What follows belongs to an exercise in optimizing a design on an open flow for small area and few clock cycles; a production flow would make more cautious choices. RTL that was checked went through simulation tests only; none was proved equivalent to the original. Some runs may be left out. An edit can pass the tests and still lose a function that they never use. Only the layout flow was run in runs 3 and 4; the RTL was not checked for function there. Power figures rest on the tool's default switching activity, not on a simulated workload.

File: design.v
module cpu (
    input         clk,
    input         reset,
    output [31:0] iaddr,
    input  [31:0] idata,
    output [31:0] daddr,
    input  [31:0] drdata,
    output [31:0] dwdata,
    output [3:0]  dwe
);
    reg  [31:2] pc;
    wire [31:0] ins = idata;
    wire [4:0]  opc = ins[6:2];
    wire [2:0]  f3  = ins[14:12];
    wire o_jmp   =  opc[4] &  opc[0];               
    wire o_jal   =  opc[4] &  opc[1];
    wire o_br    =  opc[4] & ~opc[0];
    wire o_ls    = ~opc[4] & ~opc[2];               
    wire o_st    =  o_ls   &  opc[3];
    wire o_ld    =  o_ls   & ~opc[3];
    wire o_u     = ~opc[4] &  opc[2] &  opc[0];     
    wire o_auipc =  o_u    & ~opc[3];
    wire o_alu   = ~opc[4] &  opc[2] & ~opc[0];     
    wire o_op    =  o_alu  &  opc[3];
    wire [31:0] rv1, rv2, wdata;
    wire        we = ~o_st & ~o_br;
    wire [31:1] ws, s1, s2;
    rf_dec dw (.a(ins[11:7]),  .en(we),              .y(ws));
    rf_dec d1 (.a(ins[19:15]), .en(~(o_u | o_jal)), .y(s1));
    rf_dec d2 (.a(ins[24:20]), .en(1'b1),            .y(s2));
    wire        pc_sel = o_auipc | o_jal;    
    wire [31:0] q [1:31];
    genvar i, b;
    generate
        for (i = 1; i < 32; i = i + 1) begin : r
            reg  [31:0] x;
            wire [31:0] d;
            wire        nws = ~ws[i];
            for (b = 0; b < 32; b = b + 1) begin : w
                g_ao22 m (.s(ws[i]), .w(wdata[b]), .ns(nws), .q(x[b]), .d(d[b]));
            end
            always @(posedge clk) x <= d;
            assign q[i] = x;
        end
    endgenerate
    wire [31:0] pcw = {pc, 2'b00};
    generate
        for (b = 0; b < 32; b = b + 1) begin : rb
            wire [10:0] g1, g2;
            for (i = 0; i < 10; i = i + 1) begin : t
                g_aoi222 a (.a1(s1[3*i+1]), .a2(q[3*i+1][b]), .b1(s1[3*i+2]), .b2(q[3*i+2][b]),
                            .c1(s1[3*i+3]), .c2(q[3*i+3][b]), .y(g1[i]));
                g_aoi222 c (.a1(s2[3*i+1]), .a2(q[3*i+1][b]), .b1(s2[3*i+2]), .b2(q[3*i+2][b]),
                            .c1(s2[3*i+3]), .c2(q[3*i+3][b]), .y(g2[i]));
            end
            g_aoi22  a10 (.a1(s1[31]), .a2(q[31][b]), .b1(pc_sel), .b2(pcw[b]), .y(g1[10]));
            g_nand2  c10 (.a(s2[31]), .b(q[31][b]), .y(g2[10]));
            g_nand11 o1 (.g(g1), .y(rv1[b]));
            g_nand11 o2 (.g(g2), .y(rv2[b]));
        end
    endgenerate
    wire        s31 = ins[31];
    wire        sub = o_br | (o_alu & ~f3[2] & f3[1]) | (o_op & ins[30] & f3 == 3'd0);
    wire [31:0] opb;
    dp_opb ob (.ins(ins), .rv2(rv2), .sub(sub), .use_rv2(o_op | o_br), .o_u(o_u), .o_jal(o_jal), .o_st(o_st), .opb(opb));
    wire [31:0] p, g, sum;
    wire        cout, allp;
    alu_add add (.a(rv1), .b(opb), .cin(sub), .p(p), .g(g), .sum(sum), .cout(cout), .allp(allp));
    wire        lt_u = ~cout;
    wire        lt_s = p[31] ? sum[31] : rv1[31];
    wire        eq   = allp;           
    wire [31:0] shn;
    alu_shift shf (.a(rv1), .sh(opb[4:0]), .left(~f3[2]), .fill(ins[30] & rv1[31]), .yn(shn));
    wire [31:2] link, btgt;
    dp_pc pcu (.pc(pc), .ins(ins), .link(link), .btgt(btgt));
    wire        cond = f3[2] ? (f3[1] ? lt_u : lt_s) : eq;
    wire        taken = o_br & (cond ^ f3[0]);
    always @(posedge clk) begin
        if (reset)
            pc <= 30'd0;
        else if (o_jmp)
            pc <= sum[31:2];
        else if (taken)
            pc <= btgt;
        else
            pc <= link;
    end
    wire r_sum = o_u | (o_alu & f3 == 3'd0);
    wire r_sh  = o_alu & f3[1:0] == 2'b01;
    wire r_slt = o_alu & f3[2:1] == 2'b01;
    wire r_x   = o_alu & f3 == 3'd4;
    wire r_or  = o_alu & f3 == 3'd6;
    wire r_and = o_alu & f3 == 3'd7;
    wire lt    = f3[0] ? lt_u : lt_s;
    dp_wb wbm (.sum(sum), .shn(shn), .p(p), .g(g), .drdata(drdata), .link(link), .f3(f3),
               .r_sum(r_sum), .r_sh(r_sh), .r_xo(r_x | r_or), .r_ao(r_and | r_or), .r_ld(o_ld),
               .r_jmp(o_jmp), .slt(r_slt & lt), .wdata(wdata));
    assign iaddr  = {pc, 2'b00};
    assign daddr  = sum;
    assign dwdata = {f3[1] ? rv2[31:24] : f3[0] ? rv2[15:8] : rv2[7:0],
                     f3[1] ? rv2[23:16] : rv2[7:0],
                     (f3[1] | f3[0]) ? rv2[15:8] : rv2[7:0],
                     rv2[7:0]};
    wire st = o_st & ~reset;
    assign dwe = {st & (f3[1] | (sum[1] & (f3[0] | sum[0]))),
                  st & (f3[1] | (sum[1] & (f3[0] | ~sum[0]))),
                  st & (f3[1] | (~sum[1] & (f3[0] | sum[0]))),
                  st & (f3[1] | (~sum[1] & (f3[0] | ~sum[0])))};
endmodule
module alu_add(
    input  [31:0] a,
    input  [31:0] b,        
    input         cin,
    output [31:0] p,        
    output [31:0] g,        
    output [31:0] sum,
    output        cout,
    output        allp      
);
    assign p = a ^ b;
    assign g = a & b;
    wire [8:0]  C;
    wire [7:0]  P;
    wire [31:0] c;
    assign C[0] = cin;
    genvar j;
    generate for (j = 0; j < 8; j = j + 1) begin : blk
        wire [3:0] pp = p[4*j+3:4*j];
        wire [3:0] gg = g[4*j+3:4*j];
        wire G1 = gg[1] | pp[1] & gg[0];
        wire G2 = gg[2] | pp[2] & G1;
        wire G3 = gg[3] | pp[3] & G2;
        wire P1 = pp[1] & pp[0];
        wire P2 = pp[2] & P1;
        assign P[j] = pp[3] & P2;
        assign c[4*j]   = C[j];
        assign c[4*j+1] = gg[0] | pp[0] & C[j];
        assign c[4*j+2] = G1 | P1 & C[j];
        assign c[4*j+3] = G2 | P2 & C[j];
        assign C[j+1]   = G3 | P[j] & C[j];
    end endgenerate
    assign sum  = p ^ c;
    assign cout = C[8];
    assign allp = &P;
endmodule
module alu_shst #(parameter K = 1, parameter Z = 0) (
    input  [31:0] x,
    input         n, r, l,
    input         f,
    output [31:0] y
);
    genvar i;
    generate for (i = 0; i < 32; i = i + 1) begin : s
        wire xr = (i + K < 32) ? x[(i + K) % 32] : f;
        if (i >= K)
            g_aoi222 m (.a1(n), .a2(x[i]), .b1(r), .b2(xr), .c1(l), .c2(x[(i + 32 - K) % 32]), .y(y[i]));
        else if (Z)
            g_aoi221 m (.a1(n), .a2(x[i]), .b1(r), .b2(xr), .c(l), .y(y[i]));
        else
            g_aoi22 m (.a1(n), .a2(x[i]), .b1(r), .b2(xr), .y(y[i]));
    end endgenerate
endmodule
module alu_shift(
    input  [31:0] a,
    input  [4:0]  sh,
    input         left,
    input         fill,       
    output [31:0] yn          
);
    wire [31:0] s1, s2, s4, s8;
    wire right = ~left;
    alu_shst #(.K(1),  .Z(0)) t1  (.x(a),  .n(~sh[0]), .r(sh[0] & right), .l(sh[0] & left), .f(fill),  .y(s1));
    alu_shst #(.K(2),  .Z(1)) t2  (.x(s1), .n(~sh[1]), .r(sh[1] & right), .l(sh[1] & left), .f(~fill), .y(s2));
    alu_shst #(.K(4),  .Z(0)) t4  (.x(s2), .n(~sh[2]), .r(sh[2] & right), .l(sh[2] & left), .f(fill),  .y(s4));
    alu_shst #(.K(8),  .Z(1)) t8  (.x(s4), .n(~sh[3]), .r(sh[3] & right), .l(sh[3] & left), .f(~fill), .y(s8));
    alu_shst #(.K(16), .Z(0)) t16 (.x(s8), .n(~sh[4]), .r(sh[4] & right), .l(sh[4] & left), .f(fill),  .y(yn));
endmodule
module g_ao22(input s, input w, input ns, input q, output d);
    assign d = (s & w) | (ns & q);
endmodule
module g_aoi222(input a1, a2, b1, b2, c1, c2, output y);
    assign y = ~((a1 & a2) | (b1 & b2) | (c1 & c2));
endmodule
module g_aoi221(input a1, a2, b1, b2, c, output y);
    assign y = ~((a1 & a2) | (b1 & b2) | c);
endmodule
module g_aoi22(input a1, a2, b1, b2, output y);
    assign y = ~((a1 & a2) | (b1 & b2));
endmodule
module g_nand2(input a, b, output y);
    assign y = ~(a & b);
endmodule
module g_nand11(input [10:0] g, output y);
    assign y = ~&g;
endmodule
module rf_pre2(input [1:0] a, output [3:0] y);
    assign y = {a[1] & a[0], a[1] & ~a[0], ~a[1] & a[0], ~a[1] & ~a[0]};
endmodule
module rf_pre3(input [2:0] a, input en, output [7:0] y);
    genvar i;
    generate for (i = 0; i < 8; i = i + 1) begin : d
        assign y[i] = en & (a == i);
    end endgenerate
endmodule
module g_and2(input a, b, output y);
    assign y = a & b;
endmodule
module rf_dec(
    input  [4:0]  a,
    input         en,
    output [31:1] y
);
    wire [3:0] lo;
    wire [7:0] hi;
    rf_pre2 pl (.a(a[1:0]), .y(lo));
    rf_pre3 ph (.a(a[4:2]), .en(en), .y(hi));
    genvar i;
    generate for (i = 1; i < 32; i = i + 1) begin : d
        g_and2 m (.a(lo[i % 4]), .b(hi[i / 4]), .y(y[i]));
    end endgenerate
endmodule
module g_a2bb2oi(input a1n, a2n, b1, b2, output y);
    assign y = ~((~a1n & ~a2n) | (b1 & b2));
endmodule
module g_nand2b(input an, b, output y);
    assign y = ~(~an & b);
endmodule
module g_nand4(input a, b, c, d, output y);
    assign y = ~(a & b & c & d);
endmodule
module g_xnor2(input a, b, output y);
    assign y = ~(a ^ b);
endmodule
module dp_opb(
    input  [31:0] ins,
    input  [31:0] rv2,
    input         sub,
    input         use_rv2,
    input         o_u,
    input         o_jal,
    input         o_st,
    output [31:0] opb
);
    wire s31 = ins[31];
    wire r   = use_rv2;
    wire iu  = ~use_rv2 & (o_u | o_jal);               
    wire isx = ~use_rv2 & ~(o_u | o_jal);              
    wire ii  = isx & ~o_st;                            
    wire is  = isx &  o_st;                            
    wire ij  = ~use_rv2 & o_jal;                       
    wire iij = ii | ij;                                
    wire iisj = ~use_rv2 & ~o_u;                       
    wire [31:0] y;
    genvar i;
    generate for (i = 0; i < 32; i = i + 1) begin : b
        if (i == 0)                        
            g_aoi222 m (.a1(r), .a2(rv2[i]), .b1(ii), .b2(ins[20]), .c1(is), .c2(ins[7]), .y(y[i]));
        else if (i < 5)                    
            g_aoi222 m (.a1(r), .a2(rv2[i]), .b1(iij), .b2(ins[20+i]), .c1(is), .c2(ins[7+i]), .y(y[i]));
        else if (i < 11)                   
            g_aoi22  m (.a1(r), .a2(rv2[i]), .b1(iisj), .b2(ins[20+i]), .y(y[i]));
        else if (i == 11)                  
            g_aoi222 m (.a1(r), .a2(rv2[i]), .b1(isx), .b2(s31), .c1(ij), .c2(ins[20]), .y(y[i]));
        else if (i < 20)                   
            g_aoi222 m (.a1(r), .a2(rv2[i]), .b1(isx), .b2(s31), .c1(iu), .c2(ins[i]), .y(y[i]));
        else                               
            g_aoi222 m (.a1(r), .a2(rv2[i]), .b1(iisj), .b2(s31), .c1(~use_rv2 & o_u), .c2(ins[i]), .y(y[i]));
        g_xnor2 x (.a(y[i]), .b(sub), .y(opb[i]));
    end endgenerate
endmodule
module dp_pc(
    input  [31:2] pc,
    input  [31:0] ins,
    output [31:2] link,
    output [31:2] btgt
);
    assign link = pc + 30'd1;
    wire [12:2] off = {ins[31], ins[7], ins[30:25], ins[11:9]};
    wire [13:2] c;
    assign c[2] = 1'b0;
    genvar i;
    generate for (i = 2; i < 13; i = i + 1) begin : lo
        assign btgt[i] = pc[i] ^ off[i] ^ c[i];
        assign c[i+1]  = (pc[i] & off[i]) | (c[i] & (pc[i] ^ off[i]));
    end endgenerate
    wire inc = c[13] & ~ins[31];
    wire dec = ins[31] & ~c[13];
    wire [31:13] ones, zeros;     
    assign ones[13]  = 1'b1;
    assign zeros[13] = 1'b1;
    generate for (i = 13; i < 31; i = i + 1) begin : hi
        assign ones[i+1]  = ones[i] & pc[i];
        assign zeros[i+1] = zeros[i] & ~pc[i];
    end endgenerate
    assign btgt[31:13] = pc[31:13] ^ (({19{inc}} & ones) | ({19{dec}} & zeros));
endmodule
module dp_wb(
    input  [31:0] sum,
    input  [31:0] shn,
    input  [31:0] p,
    input  [31:0] g,
    input  [31:0] drdata,
    input  [31:2] link,
    input  [2:0]  f3,
    input         r_sum, r_sh, r_xo, r_ao, r_ld, r_jmp,
    input         slt,
    output [31:0] wdata
);
    wire [31:0] d  = drdata;
    wire [31:0] lk = {link, 2'b00};
    wire [7:0]  b8  = sum[1] ? (sum[0] ? d[31:24] : d[23:16]) : (sum[0] ? d[15:8] : d[7:0]);
    wire        h15 = sum[1] ? d[31] : d[15];
    wire        ext = ~f3[2] & (f3[0] ? h15 : b8[7]);
    wire        hw  = f3[1] | f3[0];                   
    wire        lw  = r_ld & f3[1];                    
    wire        en  = ~(r_ld & ~f3[1] & ext);          
    wire        lh0 = r_ld & hw & ~sum[1];             
    wire        lh1 = r_ld & hw & sum[1];              
    wire        e8n = ~(r_ld & ~hw & ext);             
    wire [3:0]  bs  = {4{r_ld}} & {sum[1] & sum[0], sum[1] & ~sum[0], ~sum[1] & sum[0], ~sum[1] & ~sum[0]};
    wire        hn  = ~r_sh;
    genvar i;
    generate for (i = 0; i < 32; i = i + 1) begin : b
        wire ya, yb, yc, ye;
        g_aoi222 ma (.a1(r_sum), .a2(sum[i]), .b1(r_xo), .b2(p[i]), .c1(r_ao), .c2(g[i]), .y(ya));
        if (i >= 16) begin
            g_a2bb2oi mb (.a1n(shn[i]), .a2n(hn), .b1(d[i]), .b2(lw), .y(yb));
            g_nand2   mc (.a(lk[i]), .b(r_jmp), .y(yc));
            g_nand4   my (.a(ya), .b(yb), .c(yc), .d(en), .y(wdata[i]));
        end else if (i >= 8) begin
            g_aoi222  mb (.a1(d[i]), .a2(lh0), .b1(d[i+16]), .b2(lh1), .c1(lk[i]), .c2(r_jmp), .y(yb));
            g_nand2b  me (.an(shn[i]), .b(r_sh), .y(ye));
            g_nand4   my (.a(ya), .b(yb), .c(ye), .d(e8n), .y(wdata[i]));
        end else begin
            g_aoi222  mb (.a1(d[i]), .a2(bs[0]), .b1(d[i+8]), .b2(bs[1]), .c1(d[i+16]), .c2(bs[2]), .y(yb));
            if (i >= 2)
                g_aoi22 mc (.a1(d[i+24]), .a2(bs[3]), .b1(lk[i]), .b2(r_jmp), .y(yc));
            else
                g_nand2 mc (.a(d[i+24]), .b(bs[3]), .y(yc));
            if (i == 0)
                assign ye = ~((~shn[i] & r_sh) | slt);
            else
                g_nand2b me (.an(shn[i]), .b(r_sh), .y(ye));
            g_nand4   my (.a(ya), .b(yb), .c(yc), .d(ye), .y(wdata[i]));
        end
    end endgenerate
endmodule
File: config.mk
export PLATFORM = sky130hd
export DESIGN_NAME = cpu
export DESIGN_NICKNAME = cpu
export VERILOG_FILES = /design/flow/design.v
export SDC_FILE = /design/flow/constraint.sdc
export NUM_CORES = 4
export LEC_CHECK = 0
export CAP_MARGIN = 20
export CORE_MARGIN = 2
export CORE_UTILIZATION = 55
export CTS_BUF_LIST = sky130_fd_sc_hd__clkbuf_8
export CTS_CLUSTER_DIAMETER = 80
export CTS_CLUSTER_SIZE = 16
export SLEW_MARGIN = 20
export SYNTH_HIERARCHICAL = 1
File: constraint.sdc
create_clock -name core_clock -period 15.0 [get_ports {clk}]
set_input_delay 3.0000 -clock core_clock [delete_from_list [all_inputs] [get_ports {clk}]]
set_output_delay 3.0000 -clock core_clock [all_outputs]
set_load 0.01 [all_outputs]
File: run.sh
#!/bin/bash
# synth_recipe.tcl (not shown) runs the flow's synth.tcl, then flattens the netlist and writes it again
# the make line also repeats each setting of config.mk as NAME=value (left out here)
make -C /OpenROAD-flow-scripts/flow DESIGN_CONFIG=/design/flow/config.mk WORK_HOME=/design/flow/orfs CLKGATE_MAP_FILE= SYNTH_SCRIPT=/design/flow/synth_recipe.tcl finish
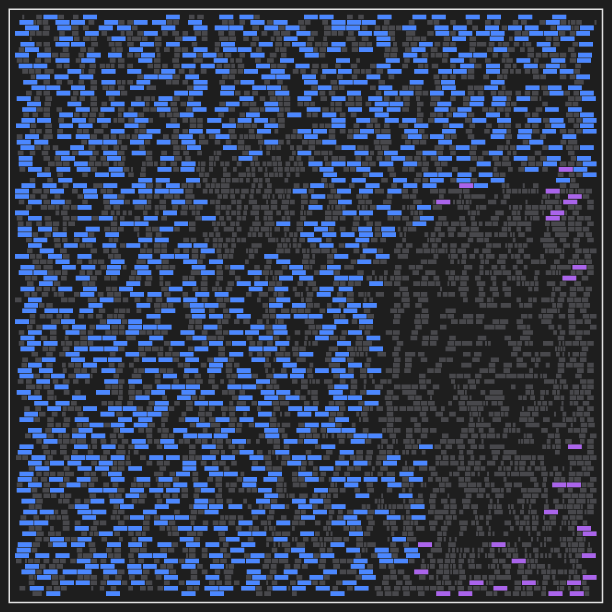
Run 1: sequential cells grouped by signal name
Drawn at 2 px/um. Other cells in gray.
Key: purple = `pc` [flops 30, where a vertical strip on the right]; blue = `r.x` [flops 992, where all over the die]

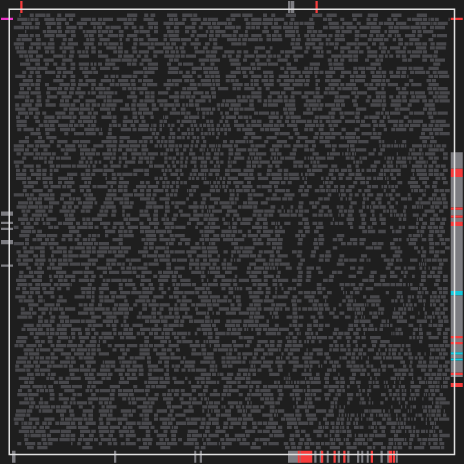
Run 1: pin placement
Drawn at 1.5 px/um. Pins as bars across the die edge, other pins in gray.
Key: magenta = `clk` [pins 1, direction input, edge left]; cyan = `dwe` [pins 4, direction output, edge right]; red = `iaddr` [pins 32, direction output, edge 16 bottom, 14 right, 2 top]
All pins by edge: 113 right, 40 bottom, 8 left, 5 top.

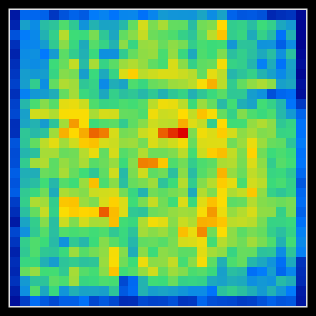
Run 1: routed metal per tile
Drawn at 1 px/um. 30 x 30 tiles, from dark blue (low) to red (high), scaled to the fullest tile. Values are wire area over tile area, all layers added.
0.40% of the tiles are nearly empty. 51% of the tiles are over half the peak. The densest ninth of the die: middle. The mean over all tiles is 0.50. The fullest tile reaches 1.0.
routed wire length: 232000 um
gr usage total: 50.20%
vias: 49430
wire per inst: 40.76 um

==> run 1: layout make-up <==
cell class	instances	area, um^2	area share [%]
multi-input cells	3010	26010	49.62
flip-flops and latches	1022	20460	39.04
repair buffers	350	3050	5.820
well taps	1144	1431	2.731
clock buffers	76	1046	1.996
inverters	63	236.5	0.4512
clock inverters	14	148.9	0.2841
diodes	13	32.53	0.06207
==> run 1: worst max-delay path, cell delays in order <==
cell             delay (ps)
clkdlybuf4s50_1         900
and4_2                  520
and2_1                  140
buf_4                   280
a222oi_1                510
nand4_1                 370
or3_1                   600
a222oi_1                690
xnor2_1                 140
ha_1                    440
nand4_1                 400
nor2_1                  500
o211ai_2                310
a41oi_2                 390
a2111oi_0               180
nor3_1                  640
clkdlybuf4s50_1         720
==> run 1: power by group through the flow <==
stage,logic [mW],clock network (mW),registers (mW)
floorplan,1.06,0,3.56
global placement,1.61,0,3.66
detailed placement,1.63,0,3.67
CTS,1.64,1.42,3.62
global route,1.79,1.52,3.70
finish,1.73,1.43,3.65
==> results.json, run 1 <==
{
  "internal_power_mw": 4.425,
  "place_congestion": 1.056,
  "antenna_found_initial": 24,
  "die_area_mm2": 0.08756,
  "ys_seq_area_share_pct": 43.66,
  "combPwrFrac_pct": 25.4,
  "p_sw_mw": 2.392,
  "cts_htree_levels": 3,
  "largest_reg_flops": 992,
  "met2WireLength_um": 90110,
  "drv_slew": 0,
  "fp.dieW_um": 295.9,
  "first_iter_violations": 14720,
  "post-synth-top-count-cell": "dfxtp_1",
  "yosys.area_share.simple_pct": 8.958,
  "max_slew_margin_pct": 20.57,
  "period_share_pct": 91.78,
  "p_seq_share_pct": 53.6,
  "outcome": "finished clean",
  "whs_ps": 501.3,
  "setup_ws_ps": 1233,
  "synth_area_leaders": "dfxtp_1 (44%), a22o_1 (19%), a222oi_1 (18%)",
  "clk_latency_ps": 810,
  "hold_end": "r[3].x[24]",
  "synth-edff-count": 0,
  "holdCritStartpoint": "r[3].x[24]"
}
Testbench counts for the RTL of run 1, summed over its fixed seeds: cycles 111,036.
Run 1, routing congestion map:
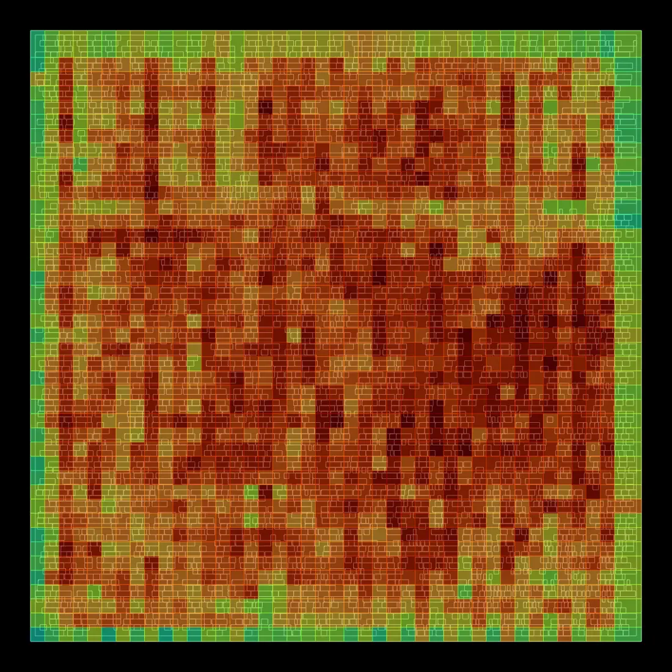

==> run 2, diff against run 1 <==
--- a/design.v
+++ b/design.v
@@ -48,3 +48,4 @@
         for (b = 0; b < 32; b = b + 1) begin : rb
-            wire [10:0] g1, g2;
+            wire [11:0] g1;
+            wire [10:0] g2;
             for (i = 0; i < 10; i = i + 1) begin : t
@@ -55,5 +56,6 @@
             end
-            g_aoi22  a10 (.a1(s1[31]), .a2(q[31][b]), .b1(pc_sel), .b2(pcw[b]), .y(g1[10]));
+            g_nand2  a10 (.a(s1[31]), .b(q[31][b]), .y(g1[10]));
+            g_nand2  a11 (.a(pc_sel), .b(pcw[b]), .y(g1[11]));
             g_nand2  c10 (.a(s2[31]), .b(q[31][b]), .y(g2[10]));
-            g_nand11 o1 (.g(g1), .y(rv1[b]));
+            g_nand12 o1 (.g(g1), .y(rv1[b]));
             g_nand11 o2 (.g(g2), .y(rv2[b]));
@@ -77,12 +79,14 @@
     wire        taken = o_br & (cond ^ f3[0]);
-    always @(posedge clk) begin
-        if (reset)
-            pc <= 30'd0;
-        else if (o_jmp)
-            pc <= sum[31:2];
-        else if (taken)
-            pc <= btgt;
-        else
-            pc <= link;
-    end
+    wire        pj = ~reset & o_jmp;
+    wire        pt = ~reset & ~o_jmp & taken;
+    wire        pn = ~reset & ~o_jmp & ~taken;
+    wire [31:2] pc_d;
+    genvar k;
+    generate for (k = 2; k < 32; k = k + 1) begin : pn_
+        wire y;
+        g_aoi222 m (.a1(pj), .a2(sum[k]), .b1(pt), .b2(btgt[k]), .c1(pn), .c2(link[k]), .y(y));
+        g_inv    n (.a(y), .y(pc_d[k]));
+    end endgenerate
+    always @(posedge clk)
+        pc <= pc_d;
     wire r_sum = o_u | (o_alu & f3 == 3'd0);
@@ -119,4 +123,2 @@
 );
-    assign p = a ^ b;
-    assign g = a & b;
     wire [8:0]  C;
@@ -125,19 +127,21 @@
     assign C[0] = cin;
-    genvar j;
-    generate for (j = 0; j < 8; j = j + 1) begin : blk
-        wire [3:0] pp = p[4*j+3:4*j];
-        wire [3:0] gg = g[4*j+3:4*j];
-        wire G1 = gg[1] | pp[1] & gg[0];
-        wire G2 = gg[2] | pp[2] & G1;
-        wire G3 = gg[3] | pp[3] & G2;
-        wire P1 = pp[1] & pp[0];
-        wire P2 = pp[2] & P1;
-        assign P[j] = pp[3] & P2;
-        assign c[4*j]   = C[j];
-        assign c[4*j+1] = gg[0] | pp[0] & C[j];
-        assign c[4*j+2] = G1 | P1 & C[j];
-        assign c[4*j+3] = G2 | P2 & C[j];
-        assign C[j+1]   = G3 | P[j] & C[j];
-    end endgenerate
-    assign sum  = p ^ c;
+    genvar i, j;
+    generate
+        for (i = 0; i < 32; i = i + 1) begin : h
+            g_ha m (.a(a[i]), .b(b[i]), .s(p[i]), .c(g[i]));
+            g_xor2 x (.a(p[i]), .b(c[i]), .y(sum[i]));
+        end
+        for (j = 0; j < 8; j = j + 1) begin : blk
+            wire G1, G2, G3;
+            g_a21o m1 (.a(p[4*j+1]), .b(g[4*j]),   .c(g[4*j+1]), .y(G1));
+            g_a21o m2 (.a(p[4*j+2]), .b(G1),       .c(g[4*j+2]), .y(G2));
+            g_a21o m3 (.a(p[4*j+3]), .b(G2),       .c(g[4*j+3]), .y(G3));
+            g_and4 mp (.a(p[4*j]), .b(p[4*j+1]), .c(p[4*j+2]), .d(p[4*j+3]), .y(P[j]));
+            g_a21o mc (.a(P[j]), .b(C[j]), .c(G3), .y(C[j+1]));
+            assign c[4*j] = C[j];
+            g_a21o c1 (.a(p[4*j]),   .b(C[j]),     .c(g[4*j]),   .y(c[4*j+1]));
+            g_a21o c2 (.a(p[4*j+1]), .b(c[4*j+1]), .c(g[4*j+1]), .y(c[4*j+2]));
+            g_a21o c3 (.a(p[4*j+2]), .b(c[4*j+2]), .c(g[4*j+2]), .y(c[4*j+3]));
+        end
+    endgenerate
     assign cout = C[8];
@@ -195,2 +199,5 @@
 endmodule
+module g_nand12(input [11:0] g, output y);
+    assign y = ~&g;
+endmodule
 module rf_pre2(input [1:0] a, output [3:0] y);
@@ -233,2 +240,18 @@
 endmodule
+module g_ha(input a, b, output s, c);
+    assign s = a ^ b;
+    assign c = a & b;
+endmodule
+module g_a21o(input a, b, c, output y);
+    assign y = (a & b) | c;
+endmodule
+module g_and4(input a, b, c, d, output y);
+    assign y = a & b & c & d;
+endmodule
+module g_xor2(input a, b, output y);
+    assign y = a ^ b;
+endmodule
+module g_inv(input a, output y);
+    assign y = ~a;
+endmodule
 module dp_opb(
==> flow/run.sh (new file) <==
#!/bin/bash
# Layout: the standard flow (standard.sh, with config.mk's settings) with
# two changes:
#  - the input and output ports are buffered with buf_1 cells rather than the
#    resizer's default pick (a delay cell);
#  - the clock tree is built without dummy loads.
# make's full output goes to standard.log here; each ORFS step also keeps its
# own log under orfs/logs/.
set -euo pipefail
bash standard.sh \
  "BUFFER_PORTS_ARGS=-buffer_cell sky130_fd_sc_hd__buf_1" \
  "CTS_ARGS=-sink_clustering_enable -repair_clock_nets -dont_use_dummy_load -buf_list sky130_fd_sc_hd__clkbuf_8 -sink_clustering_size 16 -sink_clustering_max_diameter 80" \
  finish > standard.log 2>&1
==> standard.sh (new file) <==
#!/bin/bash
# synth_recipe.tcl (not shown) runs the flow's synth.tcl, then flattens the netlist and writes it again
# the make line also repeats each setting of config.mk as NAME=value (left out here)
make -C /OpenROAD-flow-scripts/flow DESIGN_CONFIG=/design/flow/config.mk WORK_HOME=/design/flow/orfs CLKGATE_MAP_FILE= SYNTH_SCRIPT=/design/flow/synth_recipe.tcl "${@:-finish}"
--- a/config.mk
+++ b/config.mk
@@ -9,3 +9,3 @@
 export CORE_MARGIN = 2
-export CORE_UTILIZATION = 55
+export CORE_UTILIZATION = 50
 export CTS_BUF_LIST = sky130_fd_sc_hd__clkbuf_8
removed: run.sh
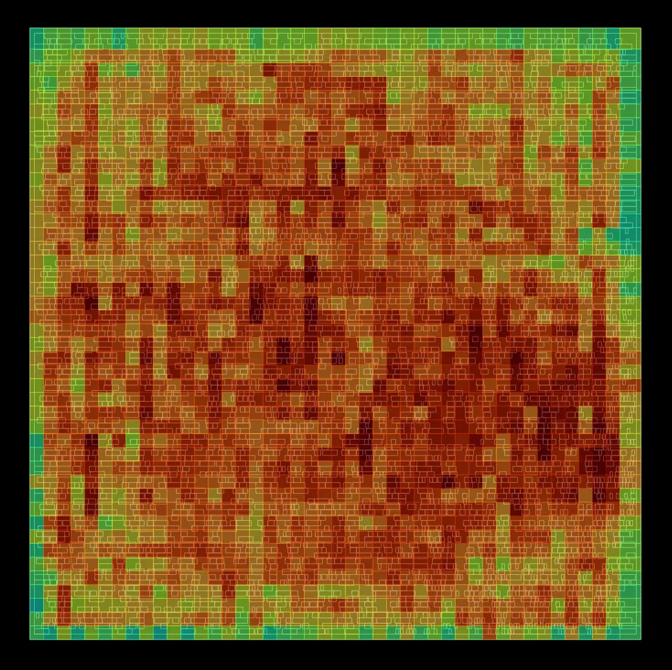
Run 2: routing congestion map
wire per inst: 42.36 um
met3 usage: 18.02%
Global Route met1 Usage: 62.48%

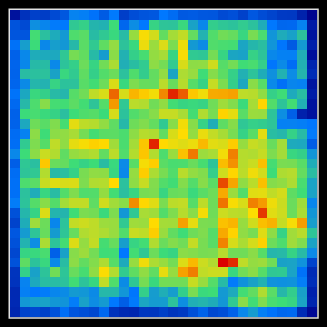
Run 2: routed metal per tile
Drawn at 1 px/um. 31 x 31 tiles, from dark blue (low) to red (high), scaled to the fullest tile. Values are wire area over tile area, all layers added.
0.20% of the tiles are nearly empty. The mean over all tiles is 0.48. The fullest tile reaches 0.97.
routed wire length: 241800 um
gr usage total: 48.21%
vias: 48660

==> run 2 against run 1 <==
Effect of this change: critical endpoint unchanged; clock power shrank 3%; global-route usage is 2.0 points lower; synthesized cell count fell by 1.9%; register-to-register slack worse by 660 ps; power is 1.2% lower.
==> results.json, run 2 <==
{
  "outcome": "finished clean",
  "nMultiInputCombCells": 2927,
  "crit_top_cell": "a21o_1",
  "sh_seq_area_pct": 40.21,
  "whs_ps": 502.7,
  "n_sequential_cell": 1022,
  "slowest_stage": "a222oi_1",
  "synth-edff-count": 0,
  "synth_area_leaders": "dfxtp_1 (44%), a222oi_1 (19%), a22o_1 (19%)",
  "path_buf_inv": 3,
  "setup_ws_ps": 1223,
  "drv_slew": 0,
  "seq_area_mm2": 0.02046,
  "ys_seq_area_share_pct": 44.49,
  "cpPeakStageDelay_ps": 730,
  "post-synth-top-count-cell": "dfxtp_1",
  "clk_share_pct": 2.056,
  "place_congestion": 1.044,
  "largest_class": "multi-input combinational cells",
  "multi_input_area_mm2": 0.02514,
  "n_antenna_cell": 17,
  "buffers": 400,
  "clkbuf_count": 76,
  "clk_latency_ps": 810,
  "antenna_found_initial": 17,
  "die_area_mm2": 0.09441,
  "first_iter_violations": 14890,
  "largest_reg_flops": 992,
  "nWellTaps": 1186,
  "multi_input_area_share_pct": 49.40,
  "fp.dieW_um": 307.3,
  "cp_top_family": "compound AO/OA/AOI/OAI gates",
  "dp_hpwl_um": 156900
}
Testbench counts for the RTL of run 2, summed over its fixed seeds: cycles 111,036.
## run 2: kinds of logic (layout without fill, tap and decap cells)
family          Yosys count  after routing  synth area share, %
buf+inv                 110            557                1.029
simple gates            709            709                9.110
other cells               2             29              0.01633
xor+xnor                112            112                2.133
flops                  1022           1022                44.49
mux                      29             29               0.6966
fa+ha+maj                47             47                1.442
compound gates         2018           2018                41.08
## run 2: per-layer routing
metal  vias to the layer above  wire, um  track usage, %
met4                        10     20180           33.77
met2                      4417     95100           65.62
li1                      19510         -               -
met3                       692     37800           18.02
met1                     24040     88550           62.48
met5                         -       201               0
## run 2: path summary, 6_finish.rpt
check	startpoint	endpoint	slack, ps	depth (start not counted)
worst max-delay path	idata[23]	daddr[31]	1220	25
worst min-delay path	r[29].x[29]	r[29].x[29]	500	1
worst max register to register	r[22].x[3]	r[29].x[0]	6270	26
worst min register to register	r[29].x[29]	r[29].x[29]	500	1
## run 2: where the power goes
group / total [mW] / switching, mW / internal, mW
logic: 1.68 / 1.02 / 0.664
clock network: 1.39 / 0.932 / 0.456
registers: 3.67 / 0.442 / 3.23
Run 2, signal routing as the flow saved it:
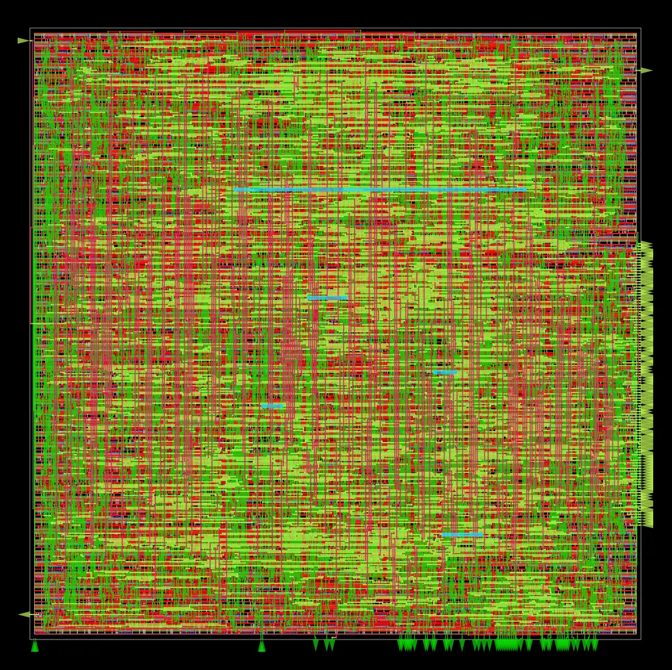

--- run 3 (changed files replaced; the others as in run 2) ---
removed: flow/run.sh
removed: standard.sh
==> design.v <==
module cpu (
    input         clk,
    input         reset,
    output [31:0] iaddr,
    input  [31:0] idata,
    output [31:0] daddr,
    input  [31:0] drdata,
    output [31:0] dwdata,
    output [3:0]  dwe
);
    reg  [31:2] pc;
    wire [31:0] ins = idata;
    wire [4:0]  opc = ins[6:2];
    wire [2:0]  f3  = ins[14:12];
    wire o_jmp   =  opc[4] &  opc[0];               
    wire o_jal   =  opc[4] &  opc[1];
    wire o_br    =  opc[4] & ~opc[0];
    wire o_ls    = ~opc[4] & ~opc[2];               
    wire o_st    =  o_ls   &  opc[3];
    wire o_u     = ~opc[4] &  opc[2] &  opc[0];     
    wire o_auipc =  o_u    & ~opc[3];
    wire o_alu   = ~opc[4] &  opc[2] & ~opc[0];     
    wire o_op    =  o_alu  &  opc[3];
    wire        s31 = ins[31];
    wire [31:0] imm_i = {{21{s31}}, ins[30:20]};
    wire [31:0] imm_s = {{21{s31}}, ins[30:25], ins[11:7]};
    wire [31:0] imm_u = {ins[31:12], 12'd0};
    wire [31:0] imm_j = {{12{s31}}, ins[19:12], ins[20], ins[30:21], 1'b0};
    wire [31:0] imm = o_u ? imm_u : o_jal ? imm_j : o_st ? imm_s : imm_i;
    wire [31:0] rv1, rv2, wdata;
    wire        we = ~o_st & ~o_br;
    wire [31:1] ws, s1, s2;
    rf_dec dw (.a(ins[11:7]),  .en(we),              .y(ws));
    rf_dec d1 (.a(ins[19:15]), .en(~(o_u | o_jal)), .y(s1));
    rf_dec d2 (.a(ins[24:20]), .en(1'b1),            .y(s2));
    wire        pc_sel = o_auipc | o_jal;    
    wire [31:0] q [1:31];
    genvar i;
    generate
        for (i = 1; i < 32; i = i + 1) begin : r
            reg  [31:0] x;
            wire [31:0] d;
            rf_wr w (.s(ws[i]), .ns(~ws[i]), .w(wdata), .q(x), .d(d));
            always @(posedge clk) x <= d;
            assign q[i] = x;
        end
    endgenerate
    wire [31:0] g1 [0:10];
    wire [31:0] g2 [0:10];
    generate
        for (i = 0; i < 10; i = i + 1) begin : rd
            rf_rd3 a (.sa(s1[3*i+1]), .sb(s1[3*i+2]), .sc(s1[3*i+3]),
                      .qa(q[3*i+1]), .qb(q[3*i+2]), .qc(q[3*i+3]), .y(g1[i]));
            rf_rd3 b (.sa(s2[3*i+1]), .sb(s2[3*i+2]), .sc(s2[3*i+3]),
                      .qa(q[3*i+1]), .qb(q[3*i+2]), .qc(q[3*i+3]), .y(g2[i]));
        end
    endgenerate
    rf_rd2 a10 (.sa(s1[31]), .sb(pc_sel), .qa(q[31]), .qb({pc, 2'b00}), .y(g1[10]));
    rf_rd1 b10 (.sa(s2[31]), .qa(q[31]), .y(g2[10]));
    rf_or11 o1 (.g0(g1[0]), .g1(g1[1]), .g2(g1[2]), .g3(g1[3]), .g4(g1[4]), .g5(g1[5]),
                .g6(g1[6]), .g7(g1[7]), .g8(g1[8]), .g9(g1[9]), .g10(g1[10]), .y(rv1));
    rf_or11 o2 (.g0(g2[0]), .g1(g2[1]), .g2(g2[2]), .g3(g2[3]), .g4(g2[4]), .g5(g2[5]),
                .g6(g2[6]), .g7(g2[7]), .g8(g2[8]), .g9(g2[9]), .g10(g2[10]), .y(rv2));
    wire [31:0] opb = (o_op | o_br) ? rv2 : imm;
    wire        sub = o_br | (o_alu & ~f3[2] & f3[1]) | (o_op & ins[30] & f3 == 3'd0);
    wire [31:0] sum, ares;
    wire        eq, lt_s, lt_u;
    alu32 alu (
        .a(rv1), .b(opb), .sub(sub), .sra(ins[30]), .f3(f3),
        .sum(sum), .res(ares), .eq(eq), .lt_s(lt_s), .lt_u(lt_u)
    );
    wire [15:0] h    = sum[1] ? drdata[31:16] : drdata[15:0];
    wire [7:0]  lo8  = sum[0] ? h[15:8] : h[7:0];
    wire        ext  = ~f3[2] & (f3[0] ? h[15] : lo8[7]);
    wire [31:0] ldat = {f3[1] ? drdata[31:16] : {16{ext}},
                        (f3[1] | f3[0]) ? h[15:8] : {8{ext}},
                        lo8};
    wire [31:2] link = pc + 30'd1;
    wire [31:2] btgt = pc + {{20{s31}}, ins[7], ins[30:25], ins[11:9]};
    wire        cond = f3[2] ? (f3[1] ? lt_u : lt_s) : eq;
    wire        taken = o_br & (cond ^ f3[0]);
    always @(posedge clk) begin
        if (reset)
            pc <= 30'd0;
        else if (o_jmp)
            pc <= sum[31:2];
        else if (taken)
            pc <= btgt;
        else
            pc <= link;
    end
    assign wdata = o_ls  ? ldat :
                   o_jmp ? {link, 2'b00} :
                   o_u ? sum : ares;
    assign iaddr  = {pc, 2'b00};
    assign daddr  = sum;
    assign dwdata = {f3[1] ? rv2[31:24] : f3[0] ? rv2[15:8] : rv2[7:0],
                     f3[1] ? rv2[23:16] : rv2[7:0],
                     (f3[1] | f3[0]) ? rv2[15:8] : rv2[7:0],
                     rv2[7:0]};
    wire st = o_st & ~reset;
    assign dwe = {st & (f3[1] | (sum[1] & (f3[0] | sum[0]))),
                  st & (f3[1] | (sum[1] & (f3[0] | ~sum[0]))),
                  st & (f3[1] | (~sum[1] & (f3[0] | sum[0]))),
                  st & (f3[1] | (~sum[1] & (f3[0] | ~sum[0])))};
endmodule
module alu32(
    input      [31:0] a,
    input      [31:0] b,
    input             sub,      
    input             sra,      
    input      [2:0]  f3,
    output     [31:0] sum,
    output     [31:0] res,      
    output            eq,
    output            lt_s,
    output            lt_u
);
    wire [32:0] s33 = {1'b0, a} + {1'b0, b ^ {32{sub}}} + {32'd0, sub};
    assign sum  = s33[31:0];
    assign lt_u = ~s33[32];
    assign lt_s = (a[31] ^ b[31]) ? a[31] : s33[31];
    wire [31:0] x = a ^ b;
    assign eq = ~|x;
    wire left = ~f3[2];
    wire [31:0] ar;
    genvar i;
    generate for (i = 0; i < 32; i = i + 1) begin : rv
        assign ar[i] = a[31 - i];
    end endgenerate
    wire [31:0] sin  = left ? ar : a;
    wire        fill = sra & a[31] & ~left;
    wire [31:0] sh = $signed({fill, sin}) >>> b[4:0];
    wire [31:0] shr;
    generate for (i = 0; i < 32; i = i + 1) begin : rv2
        assign shr[i] = sh[31 - i];
    end endgenerate
    wire [31:0] shv = left ? shr : sh;
    reg [31:0] r;
    always @* begin
        case (f3)
            3'd0: r = sum;
            3'd1: r = shv;
            3'd2: r = {31'd0, lt_s};
            3'd3: r = {31'd0, lt_u};
            3'd4: r = x;
            3'd5: r = shv;
            3'd6: r = a | b;
            default: r = a & b;
        endcase
    end
    assign res = r;
endmodule
module rf_wr(
    input         s,
    input         ns,
    input  [31:0] w,
    input  [31:0] q,
    output [31:0] d
);
    assign d = ({32{s}} & w) | ({32{ns}} & q);
endmodule
module rf_rd3(
    input         sa, sb, sc,
    input  [31:0] qa, qb, qc,
    output [31:0] y
);
    assign y = ~(({32{sa}} & qa) | ({32{sb}} & qb) | ({32{sc}} & qc));
endmodule
module rf_rd2(
    input         sa, sb,
    input  [31:0] qa, qb,
    output [31:0] y
);
    assign y = ~(({32{sa}} & qa) | ({32{sb}} & qb));
endmodule
module rf_rd1(
    input         sa,
    input  [31:0] qa,
    output [31:0] y
);
    assign y = ~({32{sa}} & qa);
endmodule
module rf_or11(
    input  [31:0] g0, g1, g2, g3, g4, g5, g6, g7, g8, g9, g10,
    output [31:0] y
);
    assign y = ~(g0 & g1 & g2 & g3 & g4 & g5 & g6 & g7 & g8 & g9 & g10);
endmodule
module rf_dec(
    input  [4:0]  a,
    input         en,
    output [31:1] y
);
    genvar i;
    generate for (i = 1; i < 32; i = i + 1) begin : d
        assign y[i] = en & (a == i);
    end endgenerate
endmodule
==> run.sh <==
#!/bin/bash
# synth_recipe.tcl (not shown) runs the flow's synth.tcl, then flattens the netlist and writes it again
# the make line also repeats each setting of config.mk as NAME=value (left out here)
make -C /OpenROAD-flow-scripts/flow DESIGN_CONFIG=/design/flow/config.mk WORK_HOME=/design/flow/orfs CLKGATE_MAP_FILE= SYNTH_SCRIPT=/design/flow/synth_recipe.tcl finish
==> config.mk <==
export PLATFORM = sky130hd
export DESIGN_NAME = cpu
export DESIGN_NICKNAME = cpu
export VERILOG_FILES = /design/flow/design.v
export SDC_FILE = /design/flow/constraint.sdc
export NUM_CORES = 4
export LEC_CHECK = 0
export CAP_MARGIN = 20
export CORE_MARGIN = 2
export CORE_UTILIZATION = 40
export SLEW_MARGIN = 20
export SYNTH_HIERARCHICAL = 1
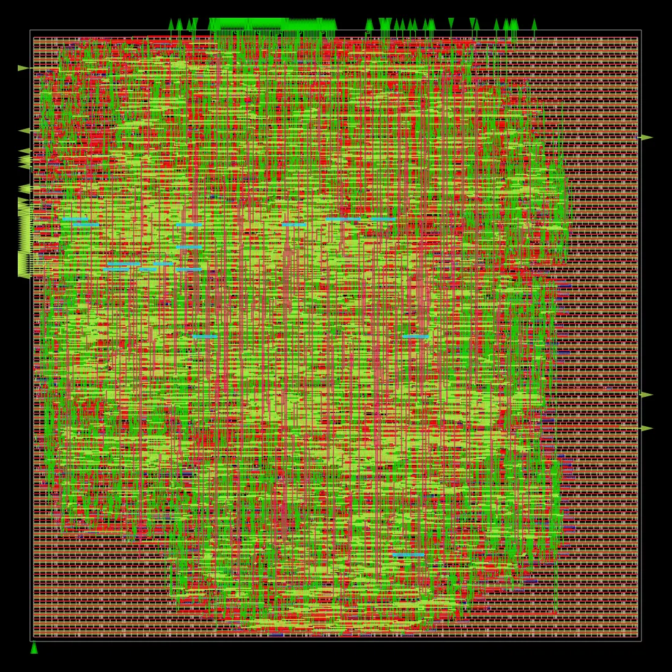
Run 3: signal routing as the flow saved it
highest metal layer with signal wires: met5
vias: 54340

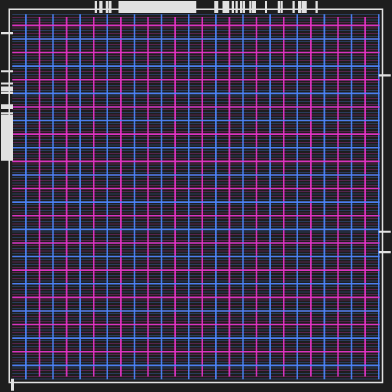
Run 3: PDN straps and rails
Drawn at 1 px/um. Pins as bars on the die edge.
Key: magenta = VDD; blue = VSS
26 straps on met5. The core has 134 rows. 27 straps on met4. 135 met1 rails follow the rows.
Die Wd: 371.7 um
core area: 0.1338 mm^2

==> run 3 against run 2 <==
Effect of this change: wire length up 14%; final cell count increased by 26%; synthesized area increased by 18%; largest power group unchanged; global-route usage down 10 points; still clean on timing, DRC and antenna.
==> results.json, run 3 <==
{
  "synth_fa_ha_area_share_pct": 2.966,
  "clk_share_pct": 6.145,
  "sh_seq_area_pct": 33.85,
  "multi_input_area_share_pct": 49.43,
  "clk_latency_ps": 750,
  "largest_reg_flops": 992,
  "drv_slew": 0,
  "wl_per_cell_um": 38.24,
  "grt_util_all_layers_pct": 37.98,
  "cp_top_family": "simple AND/OR/NAND/NOR gates",
  "largest_class": "multi-input combinational cells",
  "multi_input_area_mm2": 0.02987,
  "synth_area_leaders": "dfxtp_1 (38%), a22o_1 (15%), a222oi_1 (12%)",
  "n_antenna_cell": 19,
  "yosys.area_share.simple_pct": 9.369,
  "met3_length_um": 43100,
  "place_congestion": 1.035,
  "cpPeakStageDelay_ps": 680,
  "antenna_found_initial": 39,
  "whs_ps": 497.8,
  "first_iter_violations": 13200,
  "path_buf_inv": 6,
  "synth-edff-count": 0,
  "clkbuf_count": 149,
  "wl_met1_um": 107300,
  "ys_seq_area_share_pct": 37.84,
  "nWellTaps": 1768,
  "outcome": "finished clean",
  "n_sequential_cell": 1022,
  "seq_area_mm2": 0.02046,
  "setup_ws_ps": 717.8,
  "nMultiInputCombCells": 3665,
  "slowest_stage": "or3_1",
  "synth_compound_area_share_pct": 35.60,
  "wl_um": 275700
}
==> run 3: routing by layer <==
layer / global-route usage, % / vias to the layer above
met2: 51.38 / 4774
li1: - / 22030
met3: 13.90 / 822
met4: 20.06 / 30
met5: 0 / -
met1: 51.93 / 26680
==> run 3: worst reg2reg max path: stages (launching register included) <==
cell and delay [ps]:
dfxtp_1 320, a222oi_1 560, nand3_1 470, or3_1 780, nand2_1 190, nand2_1 280
xor2_1 250, ha_1 400, nand3_1 130, nor3_1 330, a211oi_4 120, a21oi_1 380
a31oi_1 200, o21bai_1 200, xor2_1 290, buf_4 260, a2111oi_0 120, a211oi_1 860
a22oi_1 260, o221ai_4 150, buf_4 510, a22o_1 270
==> run 3: path summary, 6_finish.rpt <==
check | from | endpoint | cells past startpoint | slack [ps]
setup reg to reg | r[25].x[8] | r[3].x[24] | 21 | 7610
hold reg to reg | r[27].x[13] | r[27].x[13] | 1 | 500
hold / removal | r[27].x[13] | r[27].x[13] | 1 | 500
setup / recovery | idata[4] | daddr[29] | 23 | 720
==> run 3: power by group <==
group          internal, mW  total, mW  switching, mW
clock network          1.65       2.85           1.20
registers              3.39       3.95          0.569
logic                  1.02       2.59           1.57
Run 3, routed metal per tile:
Drawn at 1 px/um. 37 x 37 tiles, from dark blue (low) to red (high), scaled to the fullest tile. Values are wire area over tile area, all layers added.
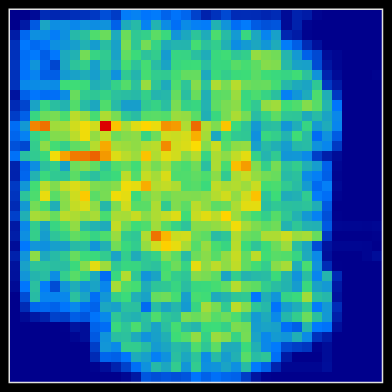

==> run 4: a larger rewrite; changed files in full <==
==> design.v <==
module cpu (
    input clk, 
    input reset,
    output reg [31:0] iaddr,
    input [31:0] idata,
    output reg [31:0] daddr,
    input [31:0] drdata,
    output reg [31:0] dwdata,
    output reg [3:0] dwe
);
    wire [3:0] dwe1;
    wire [5:0] op;
    wire [31:0] rv1, rv2, rvout, r_rv2, wdata,daddr1,dwdata1;
    wire [4:0] rs1, rs2, rd;
    wire we;
    alu32 u1(
        .op(op),
        .rv1(rv1),            
        .rv2(rv2),
        .rvout(rvout),
        .drdata(drdata),      
        .dwdata(dwdata1),     
        .dwe(dwe1),
        .daddr(daddr1),
        .iaddr(iaddr),
        .instr(idata)
    );
    regfile u2(
        .rs1(rs1),
        .rs2(rs2),
        .rd(rd),
        .we(we),
        .wdata(rvout),
        .rv1(rv1),
        .rv2(r_rv2),
        .clk(clk),
        .op(op),
        .instr(idata),
        .daddr(daddr1)
    );
    dummydecoder u3(
        .instr(idata),
        .op(op),
        .rs1(rs1),
        .rs2(rs2),
        .rd(rd),
        .r_rv2(r_rv2),
        .rv2(rv2),
        .we(we)
    );
    always @* begin
        if (reset) begin
            daddr = 0;
            dwdata = 0;
            dwe = 0;
            end
        else begin
        daddr = daddr1;
        dwdata = dwdata1;
        dwe = dwe1;
        end
    end
    always @(posedge clk) begin
        if (reset) begin
            iaddr <= 0;
        end else begin 
            case(op)  
                29 : iaddr <= iaddr + {{12{idata[31]}},idata[19:12],idata[20],idata[30:21],1'b0};  
                30 : iaddr <= (rv1 + {{20{idata[31]}},idata[31:20]}) & 32'hfffffffe;  
                31 : begin if(rv1 == rv2) iaddr <= iaddr + {{20{idata[31]}},idata[7],idata[30:25],idata[11:8],1'b0};  
                     else iaddr <= iaddr + 4; end
                32 : begin if(rv1 != rv2) iaddr <= iaddr + {{20{idata[31]}},idata[7],idata[30:25],idata[11:8],1'b0};  
                     else iaddr <= iaddr + 4; end
                33 : begin if($signed(rv1) < $signed(rv2)) iaddr <= iaddr + {{20{idata[31]}},idata[7],idata[30:25],idata[11:8],1'b0};  
                     else iaddr <= iaddr + 4; end
                34 : begin if($signed(rv1) >= $signed(rv2)) iaddr <= iaddr + {{20{idata[31]}},idata[7],idata[30:25],idata[11:8],1'b0};  
                     else iaddr <= iaddr + 4;  end
                35 : begin if(rv1 < rv2) iaddr <= iaddr + {{20{idata[31]}},idata[7],idata[30:25],idata[11:8],1'b0};  
                     else iaddr <= iaddr + 4; end
                36 : begin if(rv1 >= rv2) iaddr <= iaddr + {{20{idata[31]}},idata[7],idata[30:25],idata[11:8],1'b0}; 
                     else iaddr <= iaddr + 4; end
                default : iaddr <= iaddr + 4;  
            endcase
        end
    end
endmodule
module alu32(
    input [5:0] op,       
    input [31:0] rv1,     
    input [31:0] rv2,     
    output reg [31:0] rvout,   
    input [31:0] drdata,
    output reg [31:0] dwdata,
    output reg [3:0] dwe,
    input [31:0] daddr,
    input [31:0] iaddr,
    input [31:0] instr
);
    always @* begin
        case(op)
            0 : begin dwdata = 0;rvout = rv1 + rv2; dwe = 0; end   
            1 : begin dwdata = 0;rvout = $signed(rv1) < $signed(rv2); dwe = 0; end  
            2 : begin dwdata = 0;rvout = rv1 < rv2; dwe = 0; end  
            3 : begin dwdata = 0;rvout = rv1 ^ rv2; dwe = 0; end  
            4 : begin dwdata = 0;rvout = rv1 | rv2; dwe = 0; end  
            5 : begin dwdata = 0;rvout = rv1 & rv2; dwe = 0; end  
            6 : begin dwdata = 0;rvout = rv1 << rv2[4:0]; dwe = 0; end  
            7 : begin dwdata = 0;rvout = rv1 >> rv2[4:0]; dwe = 0; end  
            8 : begin dwdata = 0;rvout = $signed(rv1) >>> rv2[4:0]; dwe = 0; end  
            9 : begin dwdata = 0;rvout = rv1 + rv2; dwe = 0; end  
            10: begin dwdata = 0;rvout = rv1 - rv2; dwe = 0; end  
            11: begin dwdata = 0;rvout = rv1 << rv2[4:0]; dwe = 0; end  
            12: begin dwdata = 0;rvout = $signed(rv1) < $signed(rv2); dwe = 0; end  
            13: begin dwdata = 0;rvout = rv1 < rv2; dwe = 0; end  
            14: begin dwdata = 0;rvout = rv1 ^ rv2; dwe = 0; end  
            15: begin dwdata = 0;rvout = rv1 >> rv2[4:0]; dwe = 0; end  
            16: begin dwdata = 0;rvout = $signed(rv1) >>> rv2[4:0]; dwe = 0; end  
            17: begin dwdata = 0;rvout = rv1 | rv2; dwe = 0; end  
            18: begin dwdata = 0;rvout = rv1 & rv2; dwe = 0; end  
            19: begin dwdata = 0;dwe = 0;  
                case (daddr[1:0])
                    2'b00 : rvout = {{24{drdata[7]}},drdata[7:0]};
                    2'b01 : rvout = {{24{drdata[15]}},drdata[15:8]};
                    2'b10 : rvout = {{24{drdata[23]}},drdata[23:16]};
                    2'b11 : rvout = {{24{drdata[31]}},drdata[31:24]};
                    default : rvout = {{24{drdata[7]}}, drdata[7:0]};
                endcase
                end
            20: begin dwdata = 0;dwe = 0;  
                case (daddr[1:0])
                    2'b00 : rvout = {{16{drdata[15]}},drdata[15:0]};
                    2'b10 : rvout = {{16{drdata[31]}},drdata[31:16]};
                    default : rvout = {{16{drdata[15]}}, drdata[15:0]};
                endcase
                end
            21: begin dwdata = 0;rvout = drdata; dwe = 0; end  
            22: begin dwdata = 0;dwe = 0;  
                case (daddr[1:0])
                    2'b00 : rvout = {{24{1'b0}},drdata[7:0]};
                    2'b01 : rvout = {{24{1'b0}},drdata[15:8]};
                    2'b10 : rvout = {{24{1'b0}},drdata[23:16]};
                    2'b11 : rvout = {{24{1'b0}},drdata[31:24]};
                    default : rvout = {{24{1'b0}}, drdata[7:0]};
                endcase
                end
            23: begin dwdata = 0;dwe = 0;  
                case(daddr[1:0])
                    2'b00 : rvout = {{16{1'b0}},drdata[15:0]};
                    2'b10 : rvout = {{16{1'b0}},drdata[31:16]};
                    default : rvout = {{16{1'b0}}, drdata[15:0]};
                endcase
                end
            24: begin dwdata = {4{rv2[7:0]}};rvout =0;  
                case(daddr[1:0])
                    2'b00 : dwe = 4'b0001;
                    2'b01 : dwe = 4'b0010;
                    2'b10 : dwe = 4'b0100;
                    2'b11 : dwe = 4'b1000;
                    default : dwe = 4'b0001;
                endcase
                end
            25: begin dwdata = {2{rv2[15:0]}};rvout =0;  
                case(daddr[1:0])
                    2'b00 : dwe = 4'b0011;
                    2'b10 : dwe = 4'b1100;
                    default : dwe = 4'b0011;
                endcase
                end
            26: begin dwdata = rv2; dwe = 4'b1111;rvout =0; end  
            27: begin dwdata = 0;rvout = {instr[31:12],{12{1'b0}}}; dwe = 0; end  
            28: begin dwdata = 0;rvout = iaddr + {instr[31:12],{12{1'b0}}}; dwe = 0; end  
            29: begin dwdata = 0;rvout = iaddr +4; dwe = 0; end  
            30: begin dwdata = 0;rvout = iaddr +4; dwe = 0; end  
            31: begin dwdata = 0;dwe = 0;rvout =0; end   
            32: begin dwdata = 0;dwe = 0;rvout =0; end
            33: begin dwdata = 0;dwe = 0;rvout =0; end
            34: begin dwdata = 0;dwe = 0;rvout =0; end
            35: begin dwdata = 0;dwe = 0;rvout =0; end
            36: begin dwdata = 0;dwe = 0;rvout =0; end
            default : begin dwdata = 0;rvout =0;dwe=0; end
        endcase
    end
endmodule
module regfile(
    input [4:0] rs1,      
    input [4:0] rs2,      
    input [4:0] rd,       
    input we,             
    input [31:0] wdata,   
    output reg [31:0] rv1,    
    output reg [31:0] rv2,    
    input clk,             
    input [5:0] op,
    input [31:0] instr,
    output reg [31:0] daddr
);
        integer i;
    reg [31:0] memory [0:31];
    always @*
        begin
        rv1 = memory[rs1];
        rv2 = memory[rs2];
        case(op)
            19,20,21,22,
            23: daddr = rv1 + {{20{instr[31]}},instr[31:20]};  
            24,25,
            26: daddr = rv1 + {{20{instr[31]}},instr[31:25],instr[11:7]};
            default : daddr = 0;
        endcase 
    end
    always @(posedge clk) begin
        if(we == 1 & rd!=0) begin  
            memory[rd] <= wdata;
        end
        else begin
            memory[0] <= 0;
        end
    end
endmodule
module dummydecoder(
    input [31:0] instr,       
    output reg [5:0] op,      
    output reg [4:0] rs1,     
    output reg [4:0] rs2,     
    output reg [4:0] rd,      
    input  [31:0] r_rv2,      
    output reg [31:0] rv2,    
    output reg we             
);
    always @* begin
        case({instr[14:12], instr[6:0]})
            10'b0000010011 : begin op = 0; rv2 = {{20{instr[31]}},instr[31:20]}; we = 1;end			 
            10'b0100010011 : begin op = 1; rv2 = {{20{instr[31]}},instr[31:20]}; we = 1;end			 
            10'b0110010011 : begin op = 2; rv2 = {{20{instr[31]}},instr[31:20]}; we = 1;end			 
            10'b1000010011 : begin op = 3; rv2 = {{20{instr[31]}},instr[31:20]}; we = 1;end			 
            10'b1100010011 : begin op = 4; rv2 = {{20{instr[31]}},instr[31:20]}; we = 1;end			 
            10'b1110010011 : begin op = 5; rv2 = {{20{instr[31]}},instr[31:20]}; we = 1;end			 
            10'b0010010011 : begin op = 6; rv2 = {{20{instr[31]}},instr[31:20]}; we = 1;end			 
            10'b1010010011 : begin op = instr[30] ? 8 : 7;  rv2 = instr[24:20]; we = 1;end	 
            10'b0000110011 : begin op = instr[30] ? 10 : 9; rv2 = r_rv2; we = 1;end	 
		    10'b0010110011 : begin op = 11; rv2 = r_rv2; we = 1;end			    
		    10'b0100110011 : begin op = 12; rv2 = r_rv2; we = 1;end			    
		    10'b0110110011 : begin op = 13; rv2 = r_rv2; we = 1;end			    
		    10'b1000110011 : begin op = 14; rv2 = r_rv2; we = 1;end			    
            10'b1010110011 : begin op = instr[30] ? 16 : 15; rv2 = r_rv2; we = 1;end	 
		    10'b1100110011 : begin op = 17; rv2 = r_rv2; we = 1;end			    
		    10'b1110110011 : begin op = 18; rv2 = r_rv2; we = 1;end			    
            10'b0000000011 : begin op = 19; rv2 = r_rv2; we = 1;end             
            10'b0010000011 : begin op = 20; rv2 = r_rv2; we = 1;end             
            10'b0100000011 : begin op = 21; rv2 = r_rv2; we = 1;end             
            10'b1000000011 : begin op = 22; rv2 = r_rv2; we = 1;end             
            10'b1010000011 : begin op = 23; rv2 = r_rv2; we = 1;end             
            10'b0000100011 : begin op = 24; rv2 = r_rv2; we = 0;end             
            10'b0010100011 : begin op = 25; rv2 = r_rv2; we = 0;end             
            10'b0100100011 : begin op = 26; rv2 = r_rv2; we = 0;end             
            10'b0001100011 : begin op = 31; rv2 = r_rv2; we = 0;end             
            10'b0011100011 : begin op = 32; rv2 = r_rv2; we = 0;end             
            10'b1001100011 : begin op = 33; rv2 = r_rv2; we = 0;end             
            10'b1011100011 : begin op = 34; rv2 = r_rv2; we = 0;end             
            10'b1101100011 : begin op = 35; rv2 = r_rv2; we = 0;end             
            10'b1111100011 : begin op = 36; rv2 = r_rv2; we = 0;end             
            10'b0001100111 : begin op = 30; rv2 = r_rv2; we = 1;end             
            default : begin case(instr[6:0])      
                7'b1101111 : begin op = 29; rv2 = r_rv2; we = 1;end             
                7'b0110111 : begin op = 27; rv2 = r_rv2; we = 1;end             
                7'b0010111 : begin op = 28; rv2 = r_rv2; we = 1;end             
                default: begin op = 0; rv2 = r_rv2;we = 0; end
            endcase
            end        
    endcase
     rs1 = instr [19:15];
     rs2 = instr [24:20];
     rd  = instr [11:7];
    end    
endmodule
==> config.mk <==
export PLATFORM = sky130hd
export DESIGN_NAME = cpu
export DESIGN_NICKNAME = cpu
export VERILOG_FILES = /design/flow/design.v
export SDC_FILE = /design/flow/constraint.sdc
export NUM_CORES = 4
export LEC_CHECK = 0
export CAP_MARGIN = 20
export CORE_MARGIN = 2
export CORE_UTILIZATION = 40
export SLEW_MARGIN = 20
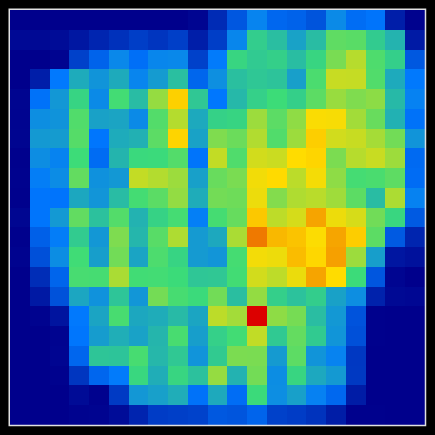
Run 4: routed metal per tile
Drawn at 1 px/um. 21 x 21 tiles, from dark blue (low) to red (high), scaled to the fullest tile. Values are wire area over tile area, all layers added.
32% of the tiles are over half the peak. 16% of the tiles are nearly empty. The mean over all tiles is 0.31. The fullest tile reaches 0.86.

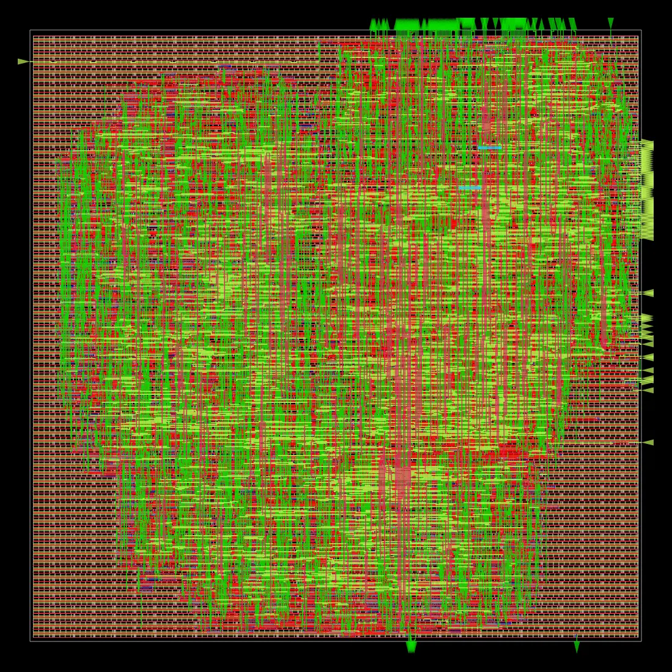
Run 4: signal routing as the flow saved it
met2 wire len: 130500 um
metal3 WL: 35880 um
gr usage total: 33.75%
vias: 55860

==> run 4 against run 3 <==
Effect of this change: register-to-register slack lost 420 ps; combinational power shrank 25%; critical endpoint is now daddr[25]; still clean on timing, DRC and antenna; sequential cell count grew 33; clock skew shrank 20 ps; largest cell class unchanged; synthesized area grew 25%.
==> results.json, run 4 <==
{
  "outcome": "finished clean",
  "place_area_mm2": 0.07186,
  "synth_top_area_share_pct": 45.55,
  "largest_reg_flops": 1024,
  "cp_top_family": "buffers and inverters",
  "worstHoldPathCells": 2,
  "setup_tns_ps": 0,
  "wl_met1_um": 113600,
  "whs_ps": 622.2,
  "postSynthAreaPerCell_um2": 11.90,
  "setup_ws_ps": 2150,
  "met3_usage_pct": 8.549,
  "met2_usage_pct": 50.65,
  "first_iter_violations": 8922,
  "r2r-end": "u2.memory[5][30]",
  "synth_top_family_by_area": "multiplexers",
  "antenna_found_initial": 9,
  "cpPeakStageDelay_ps": 980,
  "place_congestion": 1.080,
  "drv_slew": 0,
  "grt_pass1_vias": 52770,
  "initial_core_util_pct": 40.32,
  "hold_end": "iaddr[1]",
  "wl_um": 300600,
  "peakVddDrop_mv": 0.08771,
  "holdCritStartpoint": "iaddr[1]",
  "clk_latency_ps": 760,
  "drive_above_1_share_pct": 14.43,
  "regMostFlops": "u2.memory",
  "ys_seq_elements": 1055,
  "slowest_stage": "or4b_2",
  "grt_busiest_layer": "met2",
  "synth_area_leaders": "edfxtp_1 (46%), mux4_2 (11%), mux2i_1 (8.9%)",
  "wl_per_cell_um": 37.61,
  "synth_compound_area_share_pct": 15.32,
  "yosysTopAreaCell": "edfxtp_1",
  "p_leak_nw": 27.26,
  "cp.depth": 18,
  "path_buf_inv": 4,
  "worst-r2r-setup-slack_ps": 7190,
  "firstDrtPassIters": 8,
  "fin_skew_ps": 54.06,
  "ys_seq_area_share_pct": 46.47,
  "synth-edff-count": 1024,
  "total_power_mw": 7.996,
  "die_h_um": 414.8,
  "synth_fa_ha_area_share_pct": 3.692,
  "fp.dieW_um": 414.8,
  "grt_util_met1_pct": 44.39,
  "highest_layer": "met5",
  "coreArea_mm2": 0.1674,
  "r2r.worst_path.cells": 17,
  "grt_pass1_wl_um": 415000,
  "yosys.area_share.simple_pct": 8.986,
  "post_cts_buffers": 0,
  "rr_startpoint": "u2.memory[31][0]",
  "worst_slew_pin_slew_ps": 1223,
  "period_needed_ps": 12850
}
-- run 4: cell count changes after synthesis, moves of 286 or more --
cell      before   now
dfxtp_1     1022    31
edfxtp_1       0  1024
a222oi_1     640    23
mux2i_1       55   599
mux4_2        38   324
buf_6        315    24
a22o_1       933    23
-- run 4: power breakdown --
group / internal (mW) / switching, mW / leakage [nW] / total [mW]
Sequential: 3.22 / 0.0203 / 10.2 / 3.24
Clock: 1.59 / 1.21 / 1.78 / 2.80
Combinational: 0.637 / 1.32 / 15.3 / 1.95
Total: 5.45 / 2.55 / 27.3 / 8.00
-- run 4: layout make-up --
cell class                      count  area, um^2  share of cell area, %
Clock buffer                      128        2841                  3.761
Tap cell                         2204        2758                  3.650
Antenna cell                        3       7.507               0.009937
Timing Repair Buffer              343        3107                  4.112
Sequential cell                  1055       31370                  41.52
Inverter                          112       422.9                 0.5598
Multi-Input combinational cell   4071       34230                  45.30
Clock inverter                     76       815.8                  1.080
-- run 4: worst max-delay path by stage --
stage / start / to
after floorplan: idata[16] / daddr[28]
after CTS: idata[17] / daddr[12]
after global routing: idata[19] / daddr[31]
final: idata[17] / daddr[25]
after detailed placement: idata[15] / daddr[12]
after global placement: idata[17] / daddr[31]

==> re-timing with driven ports <==
How much do the figures lean on ideal ports? The routed layouts below were timed once more, with nothing changed but the port constraints. Step 1, drivers: a clkbuf_16 drives clk and a buf_2 each remaining input, both assumed. Step 2 times the ports against the registers' clock, not the clock port: input delays grow and output delays shrink by t, the midpoint of the rising clock arrivals with the driver on. Three values: no drivers, after step 1, after step 2; two values: the first two.
run	t, ns	setup WS [ns]	latest minus earliest clock arrival (ns)	worst data-port slew with drivers (ns)
run 1	0.840	1.233 / 1.208 / 1.208	0.075 / 0.076	0.10
run 2	0.843	1.223 / 1.195 / 1.195	0.089 / 0.089	0.07
run 3	0.800	0.718 / 0.676 / 0.676	0.074 / 0.074	0.13
run 4	0.817	2.150 / 2.125 / 2.125	0.054 / 0.054	0.06
After both steps setup and hold are still met in every run listed. For run 3, which loses most, drivers alone change the setup slack by -0.042 ns; drivers and shift together by -0.042 ns.
